This is an optimization exercise on Yosys and OpenROAD, whose aim is small area, not a production implementation.
Function not checked in this run: the RTL went through the layout flow alone.
Power and IR drop assume default switching activity.

`flow/design.v`:
```
module ad7606 
#(
    parameter USR_CLK_CYCLE_NS = 20,                       
              T_CYCLE_NS       = 5000,                     
              T_RESET_NS       = 50,                       
              T_CONV_MIN_NS    = 3450,                     
              T_CONV_MAX_NS    = 4150,                     
              T1_NS            = 40,                       
              T2_NS            = 25,                       
              T10_NS           = 25,                       
              T11_NS           = 15,                       
              T14_NS           = 25,                       
              T15_NS           = 6,                        
              T26_NS           = 25                        
)
(
    input wire         usr_trigger,                    
    input wire         usr_clk,                        
    input wire         usr_rst,                        
    output reg [15: 0] usr_channel1,                   
    output reg [15: 0] usr_channel2,                   
    output reg [15: 0] usr_channel3,                   
    output reg [15: 0] usr_channel4,                   
    output reg [15: 0] usr_channel5,                   
    output reg [15: 0] usr_channel6,                   
    output reg [15: 0] usr_channel7,                   
    output reg [15: 0] usr_channel8,                   
    output reg [3: 0]  usr_error,                      
    output reg         usr_sampling,                   
    output reg         usr_ready,                      
    input wire         hw_busy,                        
    input wire         hw_first_data,                  
    input wire [15: 0] hw_data,                        
    output reg         hw_convst,                      
    output reg         hw_rd,                          
    output reg         hw_cs,                          
    output reg         hw_range,                       
    output reg [2: 0]  hw_os,                          
    output reg         hw_mode_select,                 
    output reg         hw_reset,                       
    output reg         hw_stby_n                       
);
localparam CONVERT_COMPLETE_MAX_CYCLE                = T_CONV_MAX_NS + 500,
           WAIT_BUSY_TO_HIGH_MAX_CYCLE               = ((T1_NS + 100) > T_CONV_MIN_NS)? (T_CONV_MIN_NS / 2): (T1_NS + 100),
           FIRST_DATA_MAX_CYCLE                      = T26_NS + 100,
           TIMEOUT_CYCLE                             = T_CYCLE_NS + 20000;
localparam PULSE_MIN_REQUIRED                        = (40  + USR_CLK_CYCLE_NS - 1) / USR_CLK_CYCLE_NS;
localparam TIMEOUT_CLOCKS_ORIGIN                     = (TIMEOUT_CYCLE  + USR_CLK_CYCLE_NS - 1) / USR_CLK_CYCLE_NS,
           T_RESET_CLOCKS_ORIGIN                     = (T_RESET_NS + USR_CLK_CYCLE_NS - 1) / USR_CLK_CYCLE_NS,
           T1_CLOCKS_ORIGIN                          = (T1_NS  + USR_CLK_CYCLE_NS - 1) / USR_CLK_CYCLE_NS,
           T2_CLOCKS_ORIGIN                          = (T2_NS  + USR_CLK_CYCLE_NS - 1) / USR_CLK_CYCLE_NS,
           T10_CLOCKS_ORIGIN                         = (T10_NS  + USR_CLK_CYCLE_NS - 1) / USR_CLK_CYCLE_NS,
           T11_CLOCKS_ORIGIN                         = (T11_NS + USR_CLK_CYCLE_NS - 1) / USR_CLK_CYCLE_NS,
           T14_CLOCKS_ORIGIN                         = (T14_NS + T15_NS  + USR_CLK_CYCLE_NS - 1) / USR_CLK_CYCLE_NS + 1;   
localparam FIRST_DATA_WAIT_CLOCKS_ORIGIN             = (FIRST_DATA_MAX_CYCLE + USR_CLK_CYCLE_NS - 1) / USR_CLK_CYCLE_NS,
           WAIT_BUSY_TO_HIGH_MAX_CLOCKS_ORIGIN       = (WAIT_BUSY_TO_HIGH_MAX_CYCLE + USR_CLK_CYCLE_NS - 1) / USR_CLK_CYCLE_NS,
           CONVERT_COMPLETE_WAIT_CLOCKS_ORIGIN       = (CONVERT_COMPLETE_MAX_CYCLE + USR_CLK_CYCLE_NS - 1) / USR_CLK_CYCLE_NS;
localparam TIMEOUT_CLOCKS                            = (TIMEOUT_CLOCKS_ORIGIN < PULSE_MIN_REQUIRED)? PULSE_MIN_REQUIRED: TIMEOUT_CLOCKS_ORIGIN,
           T_RESET_CLOCKS                            = (T_RESET_CLOCKS_ORIGIN < PULSE_MIN_REQUIRED)? PULSE_MIN_REQUIRED: T_RESET_CLOCKS_ORIGIN,
           T1_CLOCKS                                 = (T1_CLOCKS_ORIGIN < PULSE_MIN_REQUIRED)? PULSE_MIN_REQUIRED: T1_CLOCKS_ORIGIN,
           T2_CLOCKS                                 = (T2_CLOCKS_ORIGIN < PULSE_MIN_REQUIRED)? PULSE_MIN_REQUIRED: T2_CLOCKS_ORIGIN,
           T10_CLOCKS                                = (T10_CLOCKS_ORIGIN < PULSE_MIN_REQUIRED)? PULSE_MIN_REQUIRED: T10_CLOCKS_ORIGIN,
           T11_CLOCKS                                = (T11_CLOCKS_ORIGIN < PULSE_MIN_REQUIRED)? PULSE_MIN_REQUIRED: T11_CLOCKS_ORIGIN,
           T14_CLOCKS                                = (T14_CLOCKS_ORIGIN < PULSE_MIN_REQUIRED)? PULSE_MIN_REQUIRED: T14_CLOCKS_ORIGIN;
localparam FIRST_DATA_WAIT_CLOCKS                    = (FIRST_DATA_WAIT_CLOCKS_ORIGIN < PULSE_MIN_REQUIRED)? PULSE_MIN_REQUIRED: FIRST_DATA_WAIT_CLOCKS_ORIGIN,
           WAIT_BUSY_TO_HIGH_MAX_CLOCKS              = (WAIT_BUSY_TO_HIGH_MAX_CLOCKS_ORIGIN < PULSE_MIN_REQUIRED)? PULSE_MIN_REQUIRED: WAIT_BUSY_TO_HIGH_MAX_CLOCKS_ORIGIN,
           CONVERT_COMPLETE_WAIT_CLOCKS              = (CONVERT_COMPLETE_WAIT_CLOCKS_ORIGIN < PULSE_MIN_REQUIRED)? PULSE_MIN_REQUIRED: CONVERT_COMPLETE_WAIT_CLOCKS_ORIGIN;
localparam POWER_ON_RESET_CLOCKS                     = 8'd4;
localparam TIMER_WIDTH                               = $clog2(TIMEOUT_CLOCKS) + 1;
localparam TIMER_RESET_VALUE                         = 0;
localparam CHANNEL_POINTER__CH1                      = 9'b000000001,
           CHANNEL_POINTER__CH2                      = 9'b000000010,
           CHANNEL_POINTER__CH3                      = 9'b000000100,
           CHANNEL_POINTER__CH4                      = 9'b000001000,
           CHANNEL_POINTER__CH5                      = 9'b000010000,
           CHANNEL_POINTER__CH6                      = 9'b000100000,
           CHANNEL_POINTER__CH7                      = 9'b001000000,
           CHANNEL_POINTER__CH8                      = 9'b010000000,
           CHANNEL_POINTER__NONE                     = 9'b100000000;
localparam ERROR_NONE                                = 4'd0,
           ERROR_CONVERT_TIMEOUT                     = 4'd1, 
           ERROR_FIRST_DATA_WRONG_SIGNAL             = 4'd2, 
           ERROR_INTERNAL_REGISTER_WRONG_CONDITION   = 4'd3, 
           ERROR_SAMPLING_TIMEOUT                    = 4'd4,
           ERROR_UNABLE_TO_START_SAMPLING            = 4'd5,
           ERROR_SAMPLING_TOO_FAST                   = 4'd6;
localparam HIGH                                      = 1'b1,
           LOW                                       = 1'b0;
localparam TRUE                                      = 1'b1,
           FALSE                                     = 1'b0;
localparam STATE_WAIT_FOR_USR_SAMPLE_TRIGGER         = 6'b000001, 
           STATE_CREATE_CONVST_PULSE                 = 6'b000010,
           STATE_WAIT_BUSY_READY                     = 6'b000100,
           STATE_WAIT_CONVERT_COMPLETE               = 6'b001000,
           STATE_READ_CHANNELS                       = 6'b010000,
           STATE_COMPLETE                            = 6'b100000;
localparam SUB_STATE_CREATE_RD_HIGH_PULSE            = 4'b0001,
           SUB_STATE_WAIT_DATA_READY                 = 4'b0010,
           SUB_STATE_READ_DATA                       = 4'b0100,
           SUB_STATE_RD_LOW_PULSE_INTERVAL           = 4'b1000;
localparam RESET_STATE_CREATE_RESET_PULSE            = 3'b001,
           RESET_STATE_WAIT_RESET_HIGH               = 3'b010,
           RESET_STATE_CREATE_COMPLETE               = 3'b100;
reg [7: 0] power_on_timer;
reg system_power_on_reset;
reg [2: 0] usr_trigger_sync_list;
reg [1: 0] hw_busy_sync_list;
reg [1: 0] hw_first_data_sync_list;
reg [15: 0] hw_data_sync1;
reg [15: 0] hw_data_sync2;
reg [5: 0] system_state;
reg [3: 0] system_sub_state;
reg [2: 0] reset_state;
reg [TIMER_WIDTH - 1: 0] system_state_timer;
reg [TIMER_WIDTH - 1: 0] system_sub_state_timer;
reg [7: 0] reset_timer;
reg [TIMER_WIDTH - 1: 0] system_state_timer_last_value;
reg [TIMER_WIDTH - 1: 0] system_sub_state_timer_last_value;
reg [TIMER_WIDTH - 1: 0] system_sub_state_timer_last_value_at_rd_low;
reg [8: 0] current_channel;
reg system_state_timer_en;
reg system_sub_state_timer_en;
reg reset_timer_en;
reg entry_sub_state_for_first_time;
reg error_condition__convert_timeout, 
    error_condition__first_data_wait_timeout, 
    error_condition__channel_pointer_error, 
    error_condition__first_data_wrong_status, 
    error_condition__timeout,
    error_condition__unable_to_start_convert,
    error_condition__state_case_error,
    error_condition__sub_state_case_error,
    error_condition__sampling_too_fast;   
reg one_state_trigger_occur;
reg state_trigger_now;                                
reg one_sub_state_trigger_occur;
reg one_reset_state_trigger_occur;
wire posedge_trigger = usr_trigger_sync_list[1] && ~usr_trigger_sync_list[2];
always @(posedge usr_clk or negedge usr_rst) begin
    if (!usr_rst) usr_trigger_sync_list <= 3'b0;
    else if (((error_condition__convert_timeout || 
                        error_condition__first_data_wait_timeout || 
                        error_condition__channel_pointer_error || 
                        error_condition__first_data_wrong_status || 
                        error_condition__timeout || 
                        error_condition__unable_to_start_convert || 
                        error_condition__state_case_error || 
                        error_condition__sub_state_case_error || 
                        error_condition__sampling_too_fast) 
 || system_power_on_reset)) usr_trigger_sync_list <= 3'b0;
    else usr_trigger_sync_list <= {usr_trigger_sync_list[1: 0], usr_trigger};
end
always @(posedge usr_clk or negedge usr_rst) begin
    if (!usr_rst) hw_busy_sync_list <= 2'b0;
    else if (((error_condition__convert_timeout || 
                        error_condition__first_data_wait_timeout || 
                        error_condition__channel_pointer_error || 
                        error_condition__first_data_wrong_status || 
                        error_condition__timeout || 
                        error_condition__unable_to_start_convert || 
                        error_condition__state_case_error || 
                        error_condition__sub_state_case_error || 
                        error_condition__sampling_too_fast) 
 || system_power_on_reset)) hw_busy_sync_list <= 2'b0;
    else begin
        hw_busy_sync_list[1] <= hw_busy_sync_list[0];
        hw_busy_sync_list[0] <= hw_busy;
    end
end
always @(posedge usr_clk or negedge usr_rst) begin
    if (!usr_rst) hw_first_data_sync_list <= 2'b0;
    else if (((error_condition__convert_timeout || 
                        error_condition__first_data_wait_timeout || 
                        error_condition__channel_pointer_error || 
                        error_condition__first_data_wrong_status || 
                        error_condition__timeout || 
                        error_condition__unable_to_start_convert || 
                        error_condition__state_case_error || 
                        error_condition__sub_state_case_error || 
                        error_condition__sampling_too_fast) 
 || system_power_on_reset)) hw_first_data_sync_list <= 2'b0;
    else begin
        hw_first_data_sync_list[1] <= hw_first_data_sync_list[0];
        hw_first_data_sync_list[0] <= hw_first_data;
    end
end
always @(posedge usr_clk or negedge usr_rst) begin
    if (!usr_rst) begin
        hw_data_sync1 <= 16'b0;
        hw_data_sync2 <= 16'b0;
    end else if (((error_condition__convert_timeout || 
                        error_condition__first_data_wait_timeout || 
                        error_condition__channel_pointer_error || 
                        error_condition__first_data_wrong_status || 
                        error_condition__timeout || 
                        error_condition__unable_to_start_convert || 
                        error_condition__state_case_error || 
                        error_condition__sub_state_case_error || 
                        error_condition__sampling_too_fast) 
 || system_power_on_reset)) begin
        hw_data_sync1 <= 16'b0;
        hw_data_sync2 <= 16'b0;
    end else begin
        hw_data_sync2 <= hw_data_sync1;
        hw_data_sync1 <= hw_data;
    end
end
always @(posedge usr_clk or negedge usr_rst) begin
    if (!usr_rst) begin
        system_state <= STATE_WAIT_FOR_USR_SAMPLE_TRIGGER; 
        one_state_trigger_occur <= FALSE; 
        system_state_timer_en <= FALSE; 
        system_state_timer_last_value <= TIMER_RESET_VALUE; 
        error_condition__unable_to_start_convert <= FALSE;
        error_condition__convert_timeout <= FALSE;
        error_condition__state_case_error <= FALSE;
        error_condition__sampling_too_fast <= FALSE;
    end else if (((error_condition__convert_timeout || 
                        error_condition__first_data_wait_timeout || 
                        error_condition__channel_pointer_error || 
                        error_condition__first_data_wrong_status || 
                        error_condition__timeout || 
                        error_condition__unable_to_start_convert || 
                        error_condition__state_case_error || 
                        error_condition__sub_state_case_error || 
                        error_condition__sampling_too_fast) 
 || system_power_on_reset)) begin 
        system_state <= STATE_WAIT_FOR_USR_SAMPLE_TRIGGER; 
        one_state_trigger_occur <= FALSE; 
        system_state_timer_en <= FALSE; 
        system_state_timer_last_value <= TIMER_RESET_VALUE; 
        if ((error_condition__convert_timeout || 
                        error_condition__first_data_wait_timeout || 
                        error_condition__channel_pointer_error || 
                        error_condition__first_data_wrong_status || 
                        error_condition__timeout || 
                        error_condition__unable_to_start_convert || 
                        error_condition__state_case_error || 
                        error_condition__sub_state_case_error || 
                        error_condition__sampling_too_fast) 
) begin
            error_condition__unable_to_start_convert <= FALSE;
            error_condition__convert_timeout <= FALSE;
            error_condition__state_case_error <= FALSE;
            error_condition__sampling_too_fast <= FALSE;
        end
    end else begin
        if (system_state != STATE_WAIT_FOR_USR_SAMPLE_TRIGGER && posedge_trigger) error_condition__sampling_too_fast <= TRUE;
        case (system_state)
            STATE_WAIT_FOR_USR_SAMPLE_TRIGGER: begin
                state_trigger_now = one_state_trigger_occur;
                if (posedge_trigger && reset_state == RESET_STATE_CREATE_COMPLETE && !one_state_trigger_occur) begin
                    one_state_trigger_occur <= TRUE;
                    state_trigger_now = TRUE;
                end else begin
        system_state <= STATE_WAIT_FOR_USR_SAMPLE_TRIGGER; 
        one_state_trigger_occur <= FALSE; 
        system_state_timer_en <= FALSE; 
        system_state_timer_last_value <= TIMER_RESET_VALUE; 
                end
                if (state_trigger_now) begin
                    if (!(system_state_timer == TIMER_RESET_VALUE)) begin
                        system_state_timer_en <= FALSE;
                    end else begin
                        system_state_timer_en <= TRUE;
                        one_state_trigger_occur <= FALSE;
                        system_state <= STATE_CREATE_CONVST_PULSE;
                        system_state_timer_last_value <= system_state_timer;
                    end
                end
            end
            STATE_CREATE_CONVST_PULSE: begin
                if ((system_state_timer - system_state_timer_last_value) >= T2_CLOCKS) begin
                    system_state <= STATE_WAIT_BUSY_READY;
                    system_state_timer_last_value <= system_state_timer;
                end
            end
            STATE_WAIT_BUSY_READY: begin
                if (((system_state_timer - system_state_timer_last_value) >= T1_CLOCKS && hw_busy_sync_list[1] == HIGH)) begin
                    system_state <= STATE_WAIT_CONVERT_COMPLETE;
                    system_state_timer_last_value <= system_state_timer;
                end else if ((system_state_timer - system_state_timer_last_value) >= WAIT_BUSY_TO_HIGH_MAX_CLOCKS && hw_busy_sync_list[1] == LOW) begin
                    error_condition__unable_to_start_convert <= TRUE;
                end
            end
            STATE_WAIT_CONVERT_COMPLETE: begin
                if (hw_busy_sync_list[1] == LOW) begin
                    system_state <= STATE_READ_CHANNELS;
                end else if ((system_state_timer - system_state_timer_last_value) >= CONVERT_COMPLETE_WAIT_CLOCKS && hw_busy_sync_list[1] == HIGH) begin
                    error_condition__convert_timeout <= TRUE;
                end
            end
            STATE_READ_CHANNELS: begin
                if (!(current_channel == CHANNEL_POINTER__CH1 || 
                               current_channel == CHANNEL_POINTER__CH2 || 
                               current_channel == CHANNEL_POINTER__CH3 || 
                               current_channel == CHANNEL_POINTER__CH4 || 
                               current_channel == CHANNEL_POINTER__CH5 || 
                               current_channel == CHANNEL_POINTER__CH6 || 
                               current_channel == CHANNEL_POINTER__CH7 || 
                               current_channel == CHANNEL_POINTER__CH8) 
) system_state <= STATE_COMPLETE;
            end
            STATE_COMPLETE: begin
        system_state <= STATE_WAIT_FOR_USR_SAMPLE_TRIGGER; 
        one_state_trigger_occur <= FALSE; 
        system_state_timer_en <= FALSE; 
        system_state_timer_last_value <= TIMER_RESET_VALUE; 
            end
            default: error_condition__state_case_error <= TRUE;
        endcase
    end
end
always @(posedge usr_clk or negedge usr_rst) begin
    if (!usr_rst) begin
        usr_sampling <= FALSE;
        usr_error <= ERROR_NONE;
        hw_convst <= HIGH; 
        hw_cs <= HIGH; 
        hw_range <= HIGH; 
        hw_os <= {LOW, LOW, LOW}; 
        hw_mode_select <= LOW; 
        hw_stby_n <= HIGH; 
    end else if (((error_condition__convert_timeout || 
                        error_condition__first_data_wait_timeout || 
                        error_condition__channel_pointer_error || 
                        error_condition__first_data_wrong_status || 
                        error_condition__timeout || 
                        error_condition__unable_to_start_convert || 
                        error_condition__state_case_error || 
                        error_condition__sub_state_case_error || 
                        error_condition__sampling_too_fast) 
 || system_power_on_reset)) begin 
        hw_convst <= HIGH; 
        hw_cs <= HIGH; 
        hw_range <= HIGH; 
        hw_os <= {LOW, LOW, LOW}; 
        hw_mode_select <= LOW; 
        hw_stby_n <= HIGH; 
        usr_sampling <= FALSE;
        if (error_condition__channel_pointer_error || error_condition__state_case_error || error_condition__sub_state_case_error) usr_error <= ERROR_INTERNAL_REGISTER_WRONG_CONDITION; 
        else if (error_condition__first_data_wait_timeout || error_condition__first_data_wrong_status) usr_error <= ERROR_FIRST_DATA_WRONG_SIGNAL; 
        else if (error_condition__convert_timeout) usr_error <= ERROR_CONVERT_TIMEOUT; 
        else if (error_condition__timeout) usr_error <= ERROR_SAMPLING_TIMEOUT; 
        else if (error_condition__unable_to_start_convert) usr_error <= ERROR_UNABLE_TO_START_SAMPLING; 
        else if (error_condition__sampling_too_fast) usr_error <= ERROR_SAMPLING_TOO_FAST; 
        else usr_error <= ERROR_NONE; 
    end else begin
        case (system_state)
            STATE_WAIT_FOR_USR_SAMPLE_TRIGGER: begin
                usr_sampling <= FALSE;
        hw_convst <= HIGH; 
        hw_cs <= HIGH; 
        hw_range <= HIGH; 
        hw_os <= {LOW, LOW, LOW}; 
        hw_mode_select <= LOW; 
        hw_stby_n <= HIGH; 
            end
            STATE_CREATE_CONVST_PULSE: begin
                hw_cs <= LOW;       
                hw_convst <= LOW;   
                usr_error <= ERROR_NONE;
                usr_sampling <= TRUE;
            end
            STATE_WAIT_BUSY_READY: hw_convst <= HIGH;    
            STATE_WAIT_CONVERT_COMPLETE: begin
            end
            STATE_READ_CHANNELS: begin
            end
            STATE_COMPLETE: begin
                usr_sampling <= FALSE;
                usr_error <= ERROR_NONE;
        hw_convst <= HIGH; 
        hw_cs <= HIGH; 
        hw_range <= HIGH; 
        hw_os <= {LOW, LOW, LOW}; 
        hw_mode_select <= LOW; 
        hw_stby_n <= HIGH; 
            end
        endcase
    end
end
always @(posedge usr_clk or negedge usr_rst) begin
    if (!usr_rst) begin
        system_sub_state <= SUB_STATE_CREATE_RD_HIGH_PULSE; 
        one_sub_state_trigger_occur <= FALSE; 
        system_sub_state_timer_en <= FALSE; 
        current_channel <= CHANNEL_POINTER__CH1; 
        entry_sub_state_for_first_time <= TRUE; 
        system_sub_state_timer_last_value <= TIMER_RESET_VALUE; 
        system_sub_state_timer_last_value_at_rd_low <= TIMER_RESET_VALUE; 
        error_condition__first_data_wait_timeout <= FALSE;
        error_condition__first_data_wrong_status <= FALSE;
        error_condition__sub_state_case_error <= FALSE;
    end else if (((error_condition__convert_timeout || 
                        error_condition__first_data_wait_timeout || 
                        error_condition__channel_pointer_error || 
                        error_condition__first_data_wrong_status || 
                        error_condition__timeout || 
                        error_condition__unable_to_start_convert || 
                        error_condition__state_case_error || 
                        error_condition__sub_state_case_error || 
                        error_condition__sampling_too_fast) 
 || system_power_on_reset)) begin 
        system_sub_state <= SUB_STATE_CREATE_RD_HIGH_PULSE; 
        one_sub_state_trigger_occur <= FALSE; 
        system_sub_state_timer_en <= FALSE; 
        current_channel <= CHANNEL_POINTER__CH1; 
        entry_sub_state_for_first_time <= TRUE; 
        system_sub_state_timer_last_value <= TIMER_RESET_VALUE; 
        system_sub_state_timer_last_value_at_rd_low <= TIMER_RESET_VALUE; 
        if ((error_condition__convert_timeout || 
                        error_condition__first_data_wait_timeout || 
                        error_condition__channel_pointer_error || 
                        error_condition__first_data_wrong_status || 
                        error_condition__timeout || 
                        error_condition__unable_to_start_convert || 
                        error_condition__state_case_error || 
                        error_condition__sub_state_case_error || 
                        error_condition__sampling_too_fast) 
) begin
            error_condition__first_data_wait_timeout <= FALSE;
            error_condition__first_data_wrong_status <= FALSE;
            error_condition__sub_state_case_error <= FALSE;
        end
    end else if (system_state == STATE_READ_CHANNELS) begin
        system_sub_state_timer_en <= TRUE;
        if ((current_channel == CHANNEL_POINTER__CH1 || 
                               current_channel == CHANNEL_POINTER__CH2 || 
                               current_channel == CHANNEL_POINTER__CH3 || 
                               current_channel == CHANNEL_POINTER__CH4 || 
                               current_channel == CHANNEL_POINTER__CH5 || 
                               current_channel == CHANNEL_POINTER__CH6 || 
                               current_channel == CHANNEL_POINTER__CH7 || 
                               current_channel == CHANNEL_POINTER__CH8) 
) begin
            case (system_sub_state)
                SUB_STATE_CREATE_RD_HIGH_PULSE: begin
                    if ((system_sub_state_timer - system_sub_state_timer_last_value) >= T11_CLOCKS || entry_sub_state_for_first_time) begin
                        system_sub_state <= SUB_STATE_WAIT_DATA_READY;
                        entry_sub_state_for_first_time <= FALSE;
                        system_sub_state_timer_last_value <= system_sub_state_timer;
                        system_sub_state_timer_last_value_at_rd_low <= system_sub_state_timer;
                    end
                end
                SUB_STATE_WAIT_DATA_READY: begin
                    if ((system_sub_state_timer - system_sub_state_timer_last_value) >= T14_CLOCKS) begin
                        system_sub_state <= SUB_STATE_READ_DATA;
                        system_sub_state_timer_last_value <= system_sub_state_timer;
                    end
                end
                SUB_STATE_READ_DATA: begin
                    if (current_channel == CHANNEL_POINTER__CH1) begin
                        if (hw_first_data_sync_list[1] == HIGH) system_sub_state <= SUB_STATE_RD_LOW_PULSE_INTERVAL;
                        else if ((system_sub_state_timer - system_sub_state_timer_last_value) >= FIRST_DATA_WAIT_CLOCKS) error_condition__first_data_wait_timeout <= TRUE;
                    end else begin
                        if (hw_first_data_sync_list[1] == LOW) system_sub_state <= SUB_STATE_RD_LOW_PULSE_INTERVAL;
                        else if ((system_sub_state_timer - system_sub_state_timer_last_value) >= FIRST_DATA_WAIT_CLOCKS) error_condition__first_data_wrong_status <= TRUE;
                    end
                end
                SUB_STATE_RD_LOW_PULSE_INTERVAL: begin
                    if ((system_sub_state_timer - system_sub_state_timer_last_value_at_rd_low) >= T10_CLOCKS) begin
                        system_sub_state <= SUB_STATE_CREATE_RD_HIGH_PULSE;
                        system_sub_state_timer_last_value <= system_sub_state_timer;
        case (current_channel) 
            CHANNEL_POINTER__CH1: current_channel <= CHANNEL_POINTER__CH2; 
            CHANNEL_POINTER__CH2: current_channel <= CHANNEL_POINTER__CH3; 
            CHANNEL_POINTER__CH3: current_channel <= CHANNEL_POINTER__CH4; 
            CHANNEL_POINTER__CH4: current_channel <= CHANNEL_POINTER__CH5; 
            CHANNEL_POINTER__CH5: current_channel <= CHANNEL_POINTER__CH6; 
            CHANNEL_POINTER__CH6: current_channel <= CHANNEL_POINTER__CH7; 
            CHANNEL_POINTER__CH7: current_channel <= CHANNEL_POINTER__CH8; 
            CHANNEL_POINTER__CH8: current_channel <= CHANNEL_POINTER__NONE; 
            default: current_channel <= CHANNEL_POINTER__NONE; 
        endcase 
                    end
                end
                default: error_condition__sub_state_case_error <= TRUE;
            endcase
        end
    end else begin
        system_sub_state <= SUB_STATE_CREATE_RD_HIGH_PULSE; 
        one_sub_state_trigger_occur <= FALSE; 
        system_sub_state_timer_en <= FALSE; 
        current_channel <= CHANNEL_POINTER__CH1; 
        entry_sub_state_for_first_time <= TRUE; 
        system_sub_state_timer_last_value <= TIMER_RESET_VALUE; 
        system_sub_state_timer_last_value_at_rd_low <= TIMER_RESET_VALUE; 
    end
end
always @(posedge usr_clk or negedge usr_rst) begin
    if (!usr_rst) begin
        hw_rd <= HIGH; 
        usr_channel1 <= 16'b0; 
        usr_channel2 <= 16'b0; 
        usr_channel3 <= 16'b0; 
        usr_channel4 <= 16'b0; 
        usr_channel5 <= 16'b0; 
        usr_channel6 <= 16'b0; 
        usr_channel7 <= 16'b0; 
        usr_channel8 <= 16'b0; 
        error_condition__channel_pointer_error <= FALSE;
    end else if (((error_condition__convert_timeout || 
                        error_condition__first_data_wait_timeout || 
                        error_condition__channel_pointer_error || 
                        error_condition__first_data_wrong_status || 
                        error_condition__timeout || 
                        error_condition__unable_to_start_convert || 
                        error_condition__state_case_error || 
                        error_condition__sub_state_case_error || 
                        error_condition__sampling_too_fast) 
 || system_power_on_reset)) begin
        hw_rd <= HIGH; 
        usr_channel1 <= 16'b0; 
        usr_channel2 <= 16'b0; 
        usr_channel3 <= 16'b0; 
        usr_channel4 <= 16'b0; 
        usr_channel5 <= 16'b0; 
        usr_channel6 <= 16'b0; 
        usr_channel7 <= 16'b0; 
        usr_channel8 <= 16'b0; 
        if ((error_condition__convert_timeout || 
                        error_condition__first_data_wait_timeout || 
                        error_condition__channel_pointer_error || 
                        error_condition__first_data_wrong_status || 
                        error_condition__timeout || 
                        error_condition__unable_to_start_convert || 
                        error_condition__state_case_error || 
                        error_condition__sub_state_case_error || 
                        error_condition__sampling_too_fast) 
) error_condition__channel_pointer_error <= FALSE;
    end else if (system_state == STATE_READ_CHANNELS) begin
        case (system_sub_state)
            SUB_STATE_CREATE_RD_HIGH_PULSE: hw_rd <= HIGH;   
            SUB_STATE_WAIT_DATA_READY: hw_rd <= LOW;   
            SUB_STATE_READ_DATA: begin
                if (current_channel == CHANNEL_POINTER__CH1) begin
                    usr_channel1 <= hw_data_sync2;
                end else if (current_channel != CHANNEL_POINTER__CH1) begin
                    case (current_channel)
                        CHANNEL_POINTER__CH2: usr_channel2 <= hw_data_sync2;
                        CHANNEL_POINTER__CH3: usr_channel3 <= hw_data_sync2;
                        CHANNEL_POINTER__CH4: usr_channel4 <= hw_data_sync2;
                        CHANNEL_POINTER__CH5: usr_channel5 <= hw_data_sync2;
                        CHANNEL_POINTER__CH6: usr_channel6 <= hw_data_sync2;
                        CHANNEL_POINTER__CH7: usr_channel7 <= hw_data_sync2;
                        CHANNEL_POINTER__CH8: usr_channel8 <= hw_data_sync2;
                        CHANNEL_POINTER__NONE:  ;
                        default: error_condition__channel_pointer_error <= TRUE;
                    endcase
                end else begin
                    error_condition__channel_pointer_error <= TRUE;
                end
            end
            SUB_STATE_RD_LOW_PULSE_INTERVAL: hw_rd <= LOW;   
            default: begin
        hw_rd <= HIGH; 
            end
        endcase
    end else begin
        hw_rd <= HIGH; 
    end
end
always @(posedge usr_clk or negedge usr_rst) begin
    if (!usr_rst) begin
        reset_state <= RESET_STATE_CREATE_RESET_PULSE;
        hw_reset <= LOW;                     
        usr_ready <= FALSE;
        one_reset_state_trigger_occur <= FALSE;
        reset_timer_en <= FALSE;
    end else if (((error_condition__convert_timeout || 
                        error_condition__first_data_wait_timeout || 
                        error_condition__channel_pointer_error || 
                        error_condition__first_data_wrong_status || 
                        error_condition__timeout || 
                        error_condition__unable_to_start_convert || 
                        error_condition__state_case_error || 
                        error_condition__sub_state_case_error || 
                        error_condition__sampling_too_fast) 
 || system_power_on_reset)) begin
        reset_state <= RESET_STATE_CREATE_RESET_PULSE;
        hw_reset <= LOW;                     
        usr_ready <= FALSE;
        one_reset_state_trigger_occur <= FALSE;
        reset_timer_en <= FALSE;
    end else begin
        case(reset_state)
            RESET_STATE_CREATE_RESET_PULSE: begin
                if (!(reset_timer == TIMER_RESET_VALUE)) reset_timer_en <= FALSE;
                else begin
                    reset_timer_en <= TRUE;
                    hw_reset <= HIGH;
                    reset_state <= RESET_STATE_WAIT_RESET_HIGH;
                end
            end 
            RESET_STATE_WAIT_RESET_HIGH: begin
                if (reset_timer >= T_RESET_CLOCKS && !one_reset_state_trigger_occur) one_reset_state_trigger_occur <= TRUE;
                if (one_reset_state_trigger_occur) begin
                    if (!(reset_timer == TIMER_RESET_VALUE)) reset_timer_en <= FALSE;
                    else begin
                        reset_timer_en <= FALSE;
                        hw_reset <= LOW;
                        reset_state <= RESET_STATE_CREATE_COMPLETE;
                    end
                end
            end 
            RESET_STATE_CREATE_COMPLETE: begin
                if (!(reset_timer == TIMER_RESET_VALUE)) reset_timer_en <= FALSE;
                else begin
                    reset_timer_en <= FALSE;
                    hw_reset <= LOW;
                    usr_ready <= TRUE;
                    reset_state <= RESET_STATE_CREATE_COMPLETE;
                end
            end
            default: reset_state <= RESET_STATE_CREATE_RESET_PULSE;
        endcase
    end
end
always @(posedge usr_clk or negedge usr_rst) begin
    if (!usr_rst) begin
        system_state_timer <= TIMER_RESET_VALUE;
        error_condition__timeout <= FALSE;
    end else if (((error_condition__convert_timeout || 
                        error_condition__first_data_wait_timeout || 
                        error_condition__channel_pointer_error || 
                        error_condition__first_data_wrong_status || 
                        error_condition__timeout || 
                        error_condition__unable_to_start_convert || 
                        error_condition__state_case_error || 
                        error_condition__sub_state_case_error || 
                        error_condition__sampling_too_fast) 
 || system_power_on_reset)) begin 
        system_state_timer <= TIMER_RESET_VALUE;
        if ((error_condition__convert_timeout || 
                        error_condition__first_data_wait_timeout || 
                        error_condition__channel_pointer_error || 
                        error_condition__first_data_wrong_status || 
                        error_condition__timeout || 
                        error_condition__unable_to_start_convert || 
                        error_condition__state_case_error || 
                        error_condition__sub_state_case_error || 
                        error_condition__sampling_too_fast) 
) error_condition__timeout <= FALSE;
    end else begin
        if (!system_state_timer_en) system_state_timer <= TIMER_RESET_VALUE;
        else system_state_timer <= system_state_timer + 1;
        if (system_state_timer >= TIMEOUT_CLOCKS) error_condition__timeout <= TRUE;
    end
end
always @(posedge usr_clk or negedge usr_rst) begin
    if (!usr_rst) system_sub_state_timer <= TIMER_RESET_VALUE;
    else if (((error_condition__convert_timeout || 
                        error_condition__first_data_wait_timeout || 
                        error_condition__channel_pointer_error || 
                        error_condition__first_data_wrong_status || 
                        error_condition__timeout || 
                        error_condition__unable_to_start_convert || 
                        error_condition__state_case_error || 
                        error_condition__sub_state_case_error || 
                        error_condition__sampling_too_fast) 
 || system_power_on_reset)) system_sub_state_timer <= TIMER_RESET_VALUE;
    else begin
        if (!system_sub_state_timer_en) system_sub_state_timer <= TIMER_RESET_VALUE;
        else system_sub_state_timer <= system_sub_state_timer + 1;
    end
end
always @(posedge usr_clk or negedge usr_rst) begin
    if (!usr_rst) reset_timer <= TIMER_RESET_VALUE;
    else if (((error_condition__convert_timeout || 
                        error_condition__first_data_wait_timeout || 
                        error_condition__channel_pointer_error || 
                        error_condition__first_data_wrong_status || 
                        error_condition__timeout || 
                        error_condition__unable_to_start_convert || 
                        error_condition__state_case_error || 
                        error_condition__sub_state_case_error || 
                        error_condition__sampling_too_fast) 
 || system_power_on_reset)) reset_timer <= TIMER_RESET_VALUE;
    else begin
        if (reset_timer_en) reset_timer <= reset_timer + 1;
        else reset_timer <= TIMER_RESET_VALUE;
    end
end
always @(posedge usr_clk or negedge usr_rst) begin
    if (!usr_rst) begin
        power_on_timer <= TIMER_RESET_VALUE;
        system_power_on_reset <= TRUE;
    end else begin
        if (system_power_on_reset) begin
            if (power_on_timer >= POWER_ON_RESET_CLOCKS) system_power_on_reset <= FALSE;
            else power_on_timer <= power_on_timer + 1;
        end
    end
end
endmodule
```
`flow/run.sh`:
```
#!/bin/bash
# synth_recipe.tcl (not shown) runs the flow's synth.tcl, then flattens the netlist and writes it again
# the make line also repeats each setting of config.mk as NAME=value (left out here)
make -C /OpenROAD-flow-scripts/flow DESIGN_CONFIG=/design/flow/config.mk WORK_HOME=/design/flow/orfs CLKGATE_MAP_FILE= SYNTH_SCRIPT=/design/flow/synth_recipe.tcl finish
```
`flow/config.mk`:
```
export PLATFORM = sky130hd
export DESIGN_NAME = ad7606
export DESIGN_NICKNAME = ad7606
export VERILOG_FILES = /design/flow/design.v
export SDC_FILE = /design/flow/constraint.sdc
export NUM_CORES = 4
export LEC_CHECK = 0
export CAP_MARGIN = 20
export CORE_MARGIN = 2
export CORE_UTILIZATION = 40
export SLEW_MARGIN = 20
```
`flow/constraint.sdc`:
```
create_clock -name core_clock -period 20.0 [get_ports {usr_clk}]
set_input_delay 4.0000 -clock core_clock [delete_from_list [all_inputs] [get_ports {usr_clk}]]
set_output_delay 4.0000 -clock core_clock [all_outputs]
set_load 0.01 [all_outputs]
```
==> images/cell_classes.png <==
Scale bar: 50 um. Fill, decap, tap and diode cells in gray.
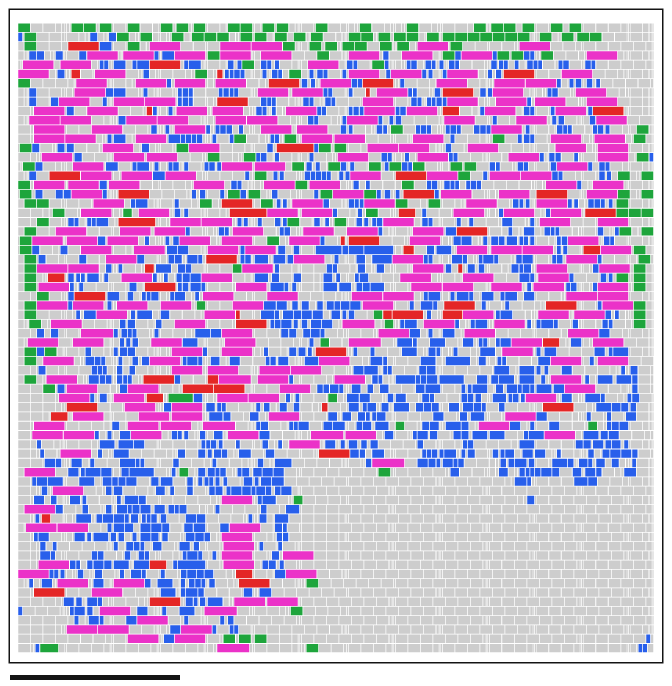
| color | class | cells | share of their area |
|---|---|---|---|
| blue | all other logic | 1105 | 39% |
| red | clock drivers and dummy loads | 60 | 7.0% |
| green | other buffers and delay cells | 169 | 10% |
| magenta | flip-flops | 290 | 44% |
Final Util: 0.4965
post-route cell area: 17150 um2

==> images/final_worst_path.png <==
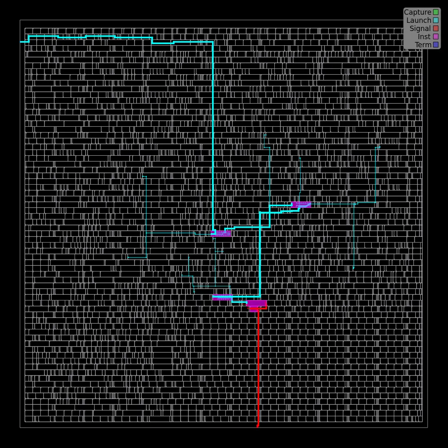
final std cells w/o fill: 2079
Final TNS setup: 0 ps

==> images/met2.png <==
Cells faint in the background.
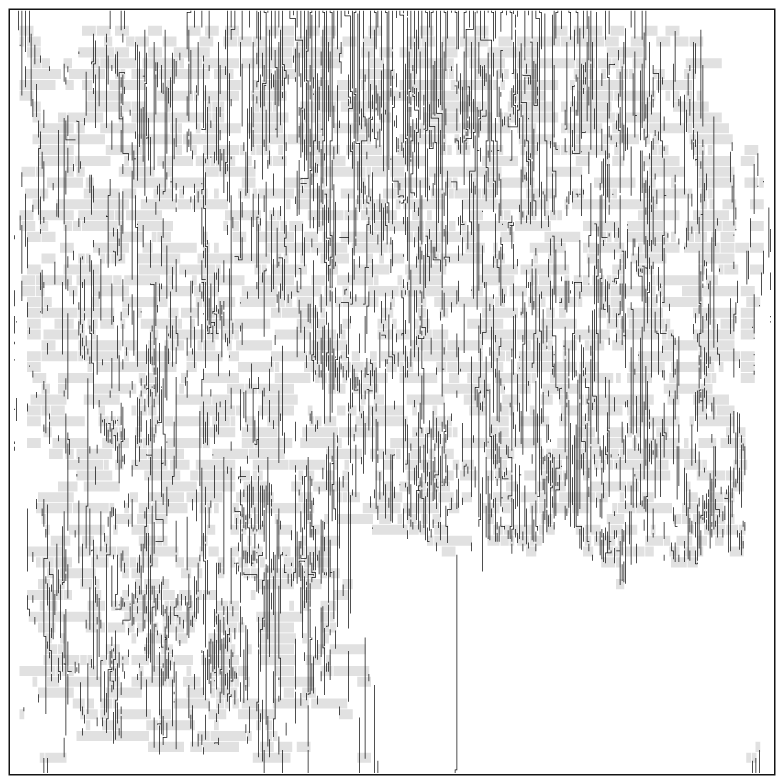
main direction: vertical
wire length on this layer: 16900 um
longest straight run: 57.8 um
share of all routed wire: 48%
total wire length: 35.48 mm
met2 usage in global routing: 0.3156
via count: 10900

==> impl_metrics.tcl <==
set metrics [dict create \
    status "timing/DRC/antenna clean" \
    multi_input_cells 1040 \
    dp_hpwl_mm 24.65 \
    nWellTaps 455 \
    syn_area_um2 14060 \
    period_minus_slack_ps 5583 \
    multiInputGateArea_um2 6231 \
    dr.first_iter.drc_count 733 \
    drive_gt1_frac 0.06589 \
    clock_buffers 47 \
    postSynth.asyncResetShare 1.000 \
    ys_warn_count 1 \
    rr_endpoint "system_sub_state_timer_last_value_at_rd_low[2]$_DFFE_PN0P_" \
    area_growth_pct 21.95 \
    holdPathEnd "power_on_timer[3]$_DFFE_PN0P_" \
    synth_common_cells "281 x dfrtp_1, 262 x nand2_1, 125 x nor2_1" \
    grt_remaining_overflow 0 \
    critPathCaptureType "output port" \
    critPathMaxStageDelay_ps 560 \
    leakage_uw 0.007685 \
    crit_family "buffers and inverters" \
    tightest_slew_ps 1050 \
    grt_pass1_wl_mm 57.34 \
    synth_compound_area_frac 0.1350 \
    finalMaxSlewViolations 0 \
    dp.cells 2019 \
    cts_setup_buffers 0 \
    synth_top_cell_by_area "dfrtp_1" \
    fin_skew_ps 19.49 \
    maxCapViolCount 0 \
    hp-start "power_on_timer[3]$_DFFE_PN0P_" \
    synth-main-ff-cell "dfrtp_1" \
    inverters 65 \
    multi_input_area_share 0.3633 \
    power.density_nw_per_um2 83.96 \
    worstReg2RegStart "system_sub_state_timer[0]$_DFF_PN0_" \
    synth_fa_ha_area_frac 0.04342 \
    yosysMostFrequentCell "dfrtp_1" \
    clkTransAtPathRegs_ps 60 \
    buffers 169 \
    grt.met1_usage 0.2759 \
    fin_nets 1668 \
    pwr-share-clk 0.437 \
    h-tree-depth 2 \
    cp_max_fo 2 \
    synthTopCellsByArea "dfrtp_1 50%, nand2_1 7.0%, a21oi_1 4.2%" \
    hold_class "flip-flop to flip-flop" \
    p_switching_uw 351.8 \
    crit_required_ps 16000 \
    diodes 0 \
    critPathKind "flip-flop to output port" \
    max_freq_mhz 179.1 \
    dieHeight_um 191.5 \
    p_clk_uw 629 \
    r2r_cells 13 \
    hold_ws_ps 379.4 \
    rsz0062_at_grt "false" \
    path_depth 1 \
    power-top-group "sequential cells" \
]

## static timing again, ports no longer ideal
How much do the figures lean on ideal ports? The routed layout below was timed once more, with nothing changed but the port constraints. Step 1 (the two cells are an assumption about what drives the block):
set clk [get_ports {usr_clk}]
set_driving_cell -lib_cell sky130_fd_sc_hd__clkbuf_16 $clk
set_driving_cell -lib_cell sky130_fd_sc_hd__buf_2 [delete_from_list [all_inputs] $clk]
Step 2, shift: input delay + t, output delay - t, t = (earliest + latest rising clock arrival at the registers) / 2. This alone moves slack from input paths to output paths. Three values: no drivers, after step 1, after step 2; two values: the first two.
shift t [ns]: 0.562
setup WS [ns]: 14.417 / 14.363 / 14.394
latest minus earliest clock arrival (ns): 0.020 / 0.020
After both steps setup and hold are still met in this run. For this run, drivers alone change the setup slack by -0.054 ns; drivers and shift together by -0.023 ns. The worst setup slack also covers recovery checks on asynchronous resets.
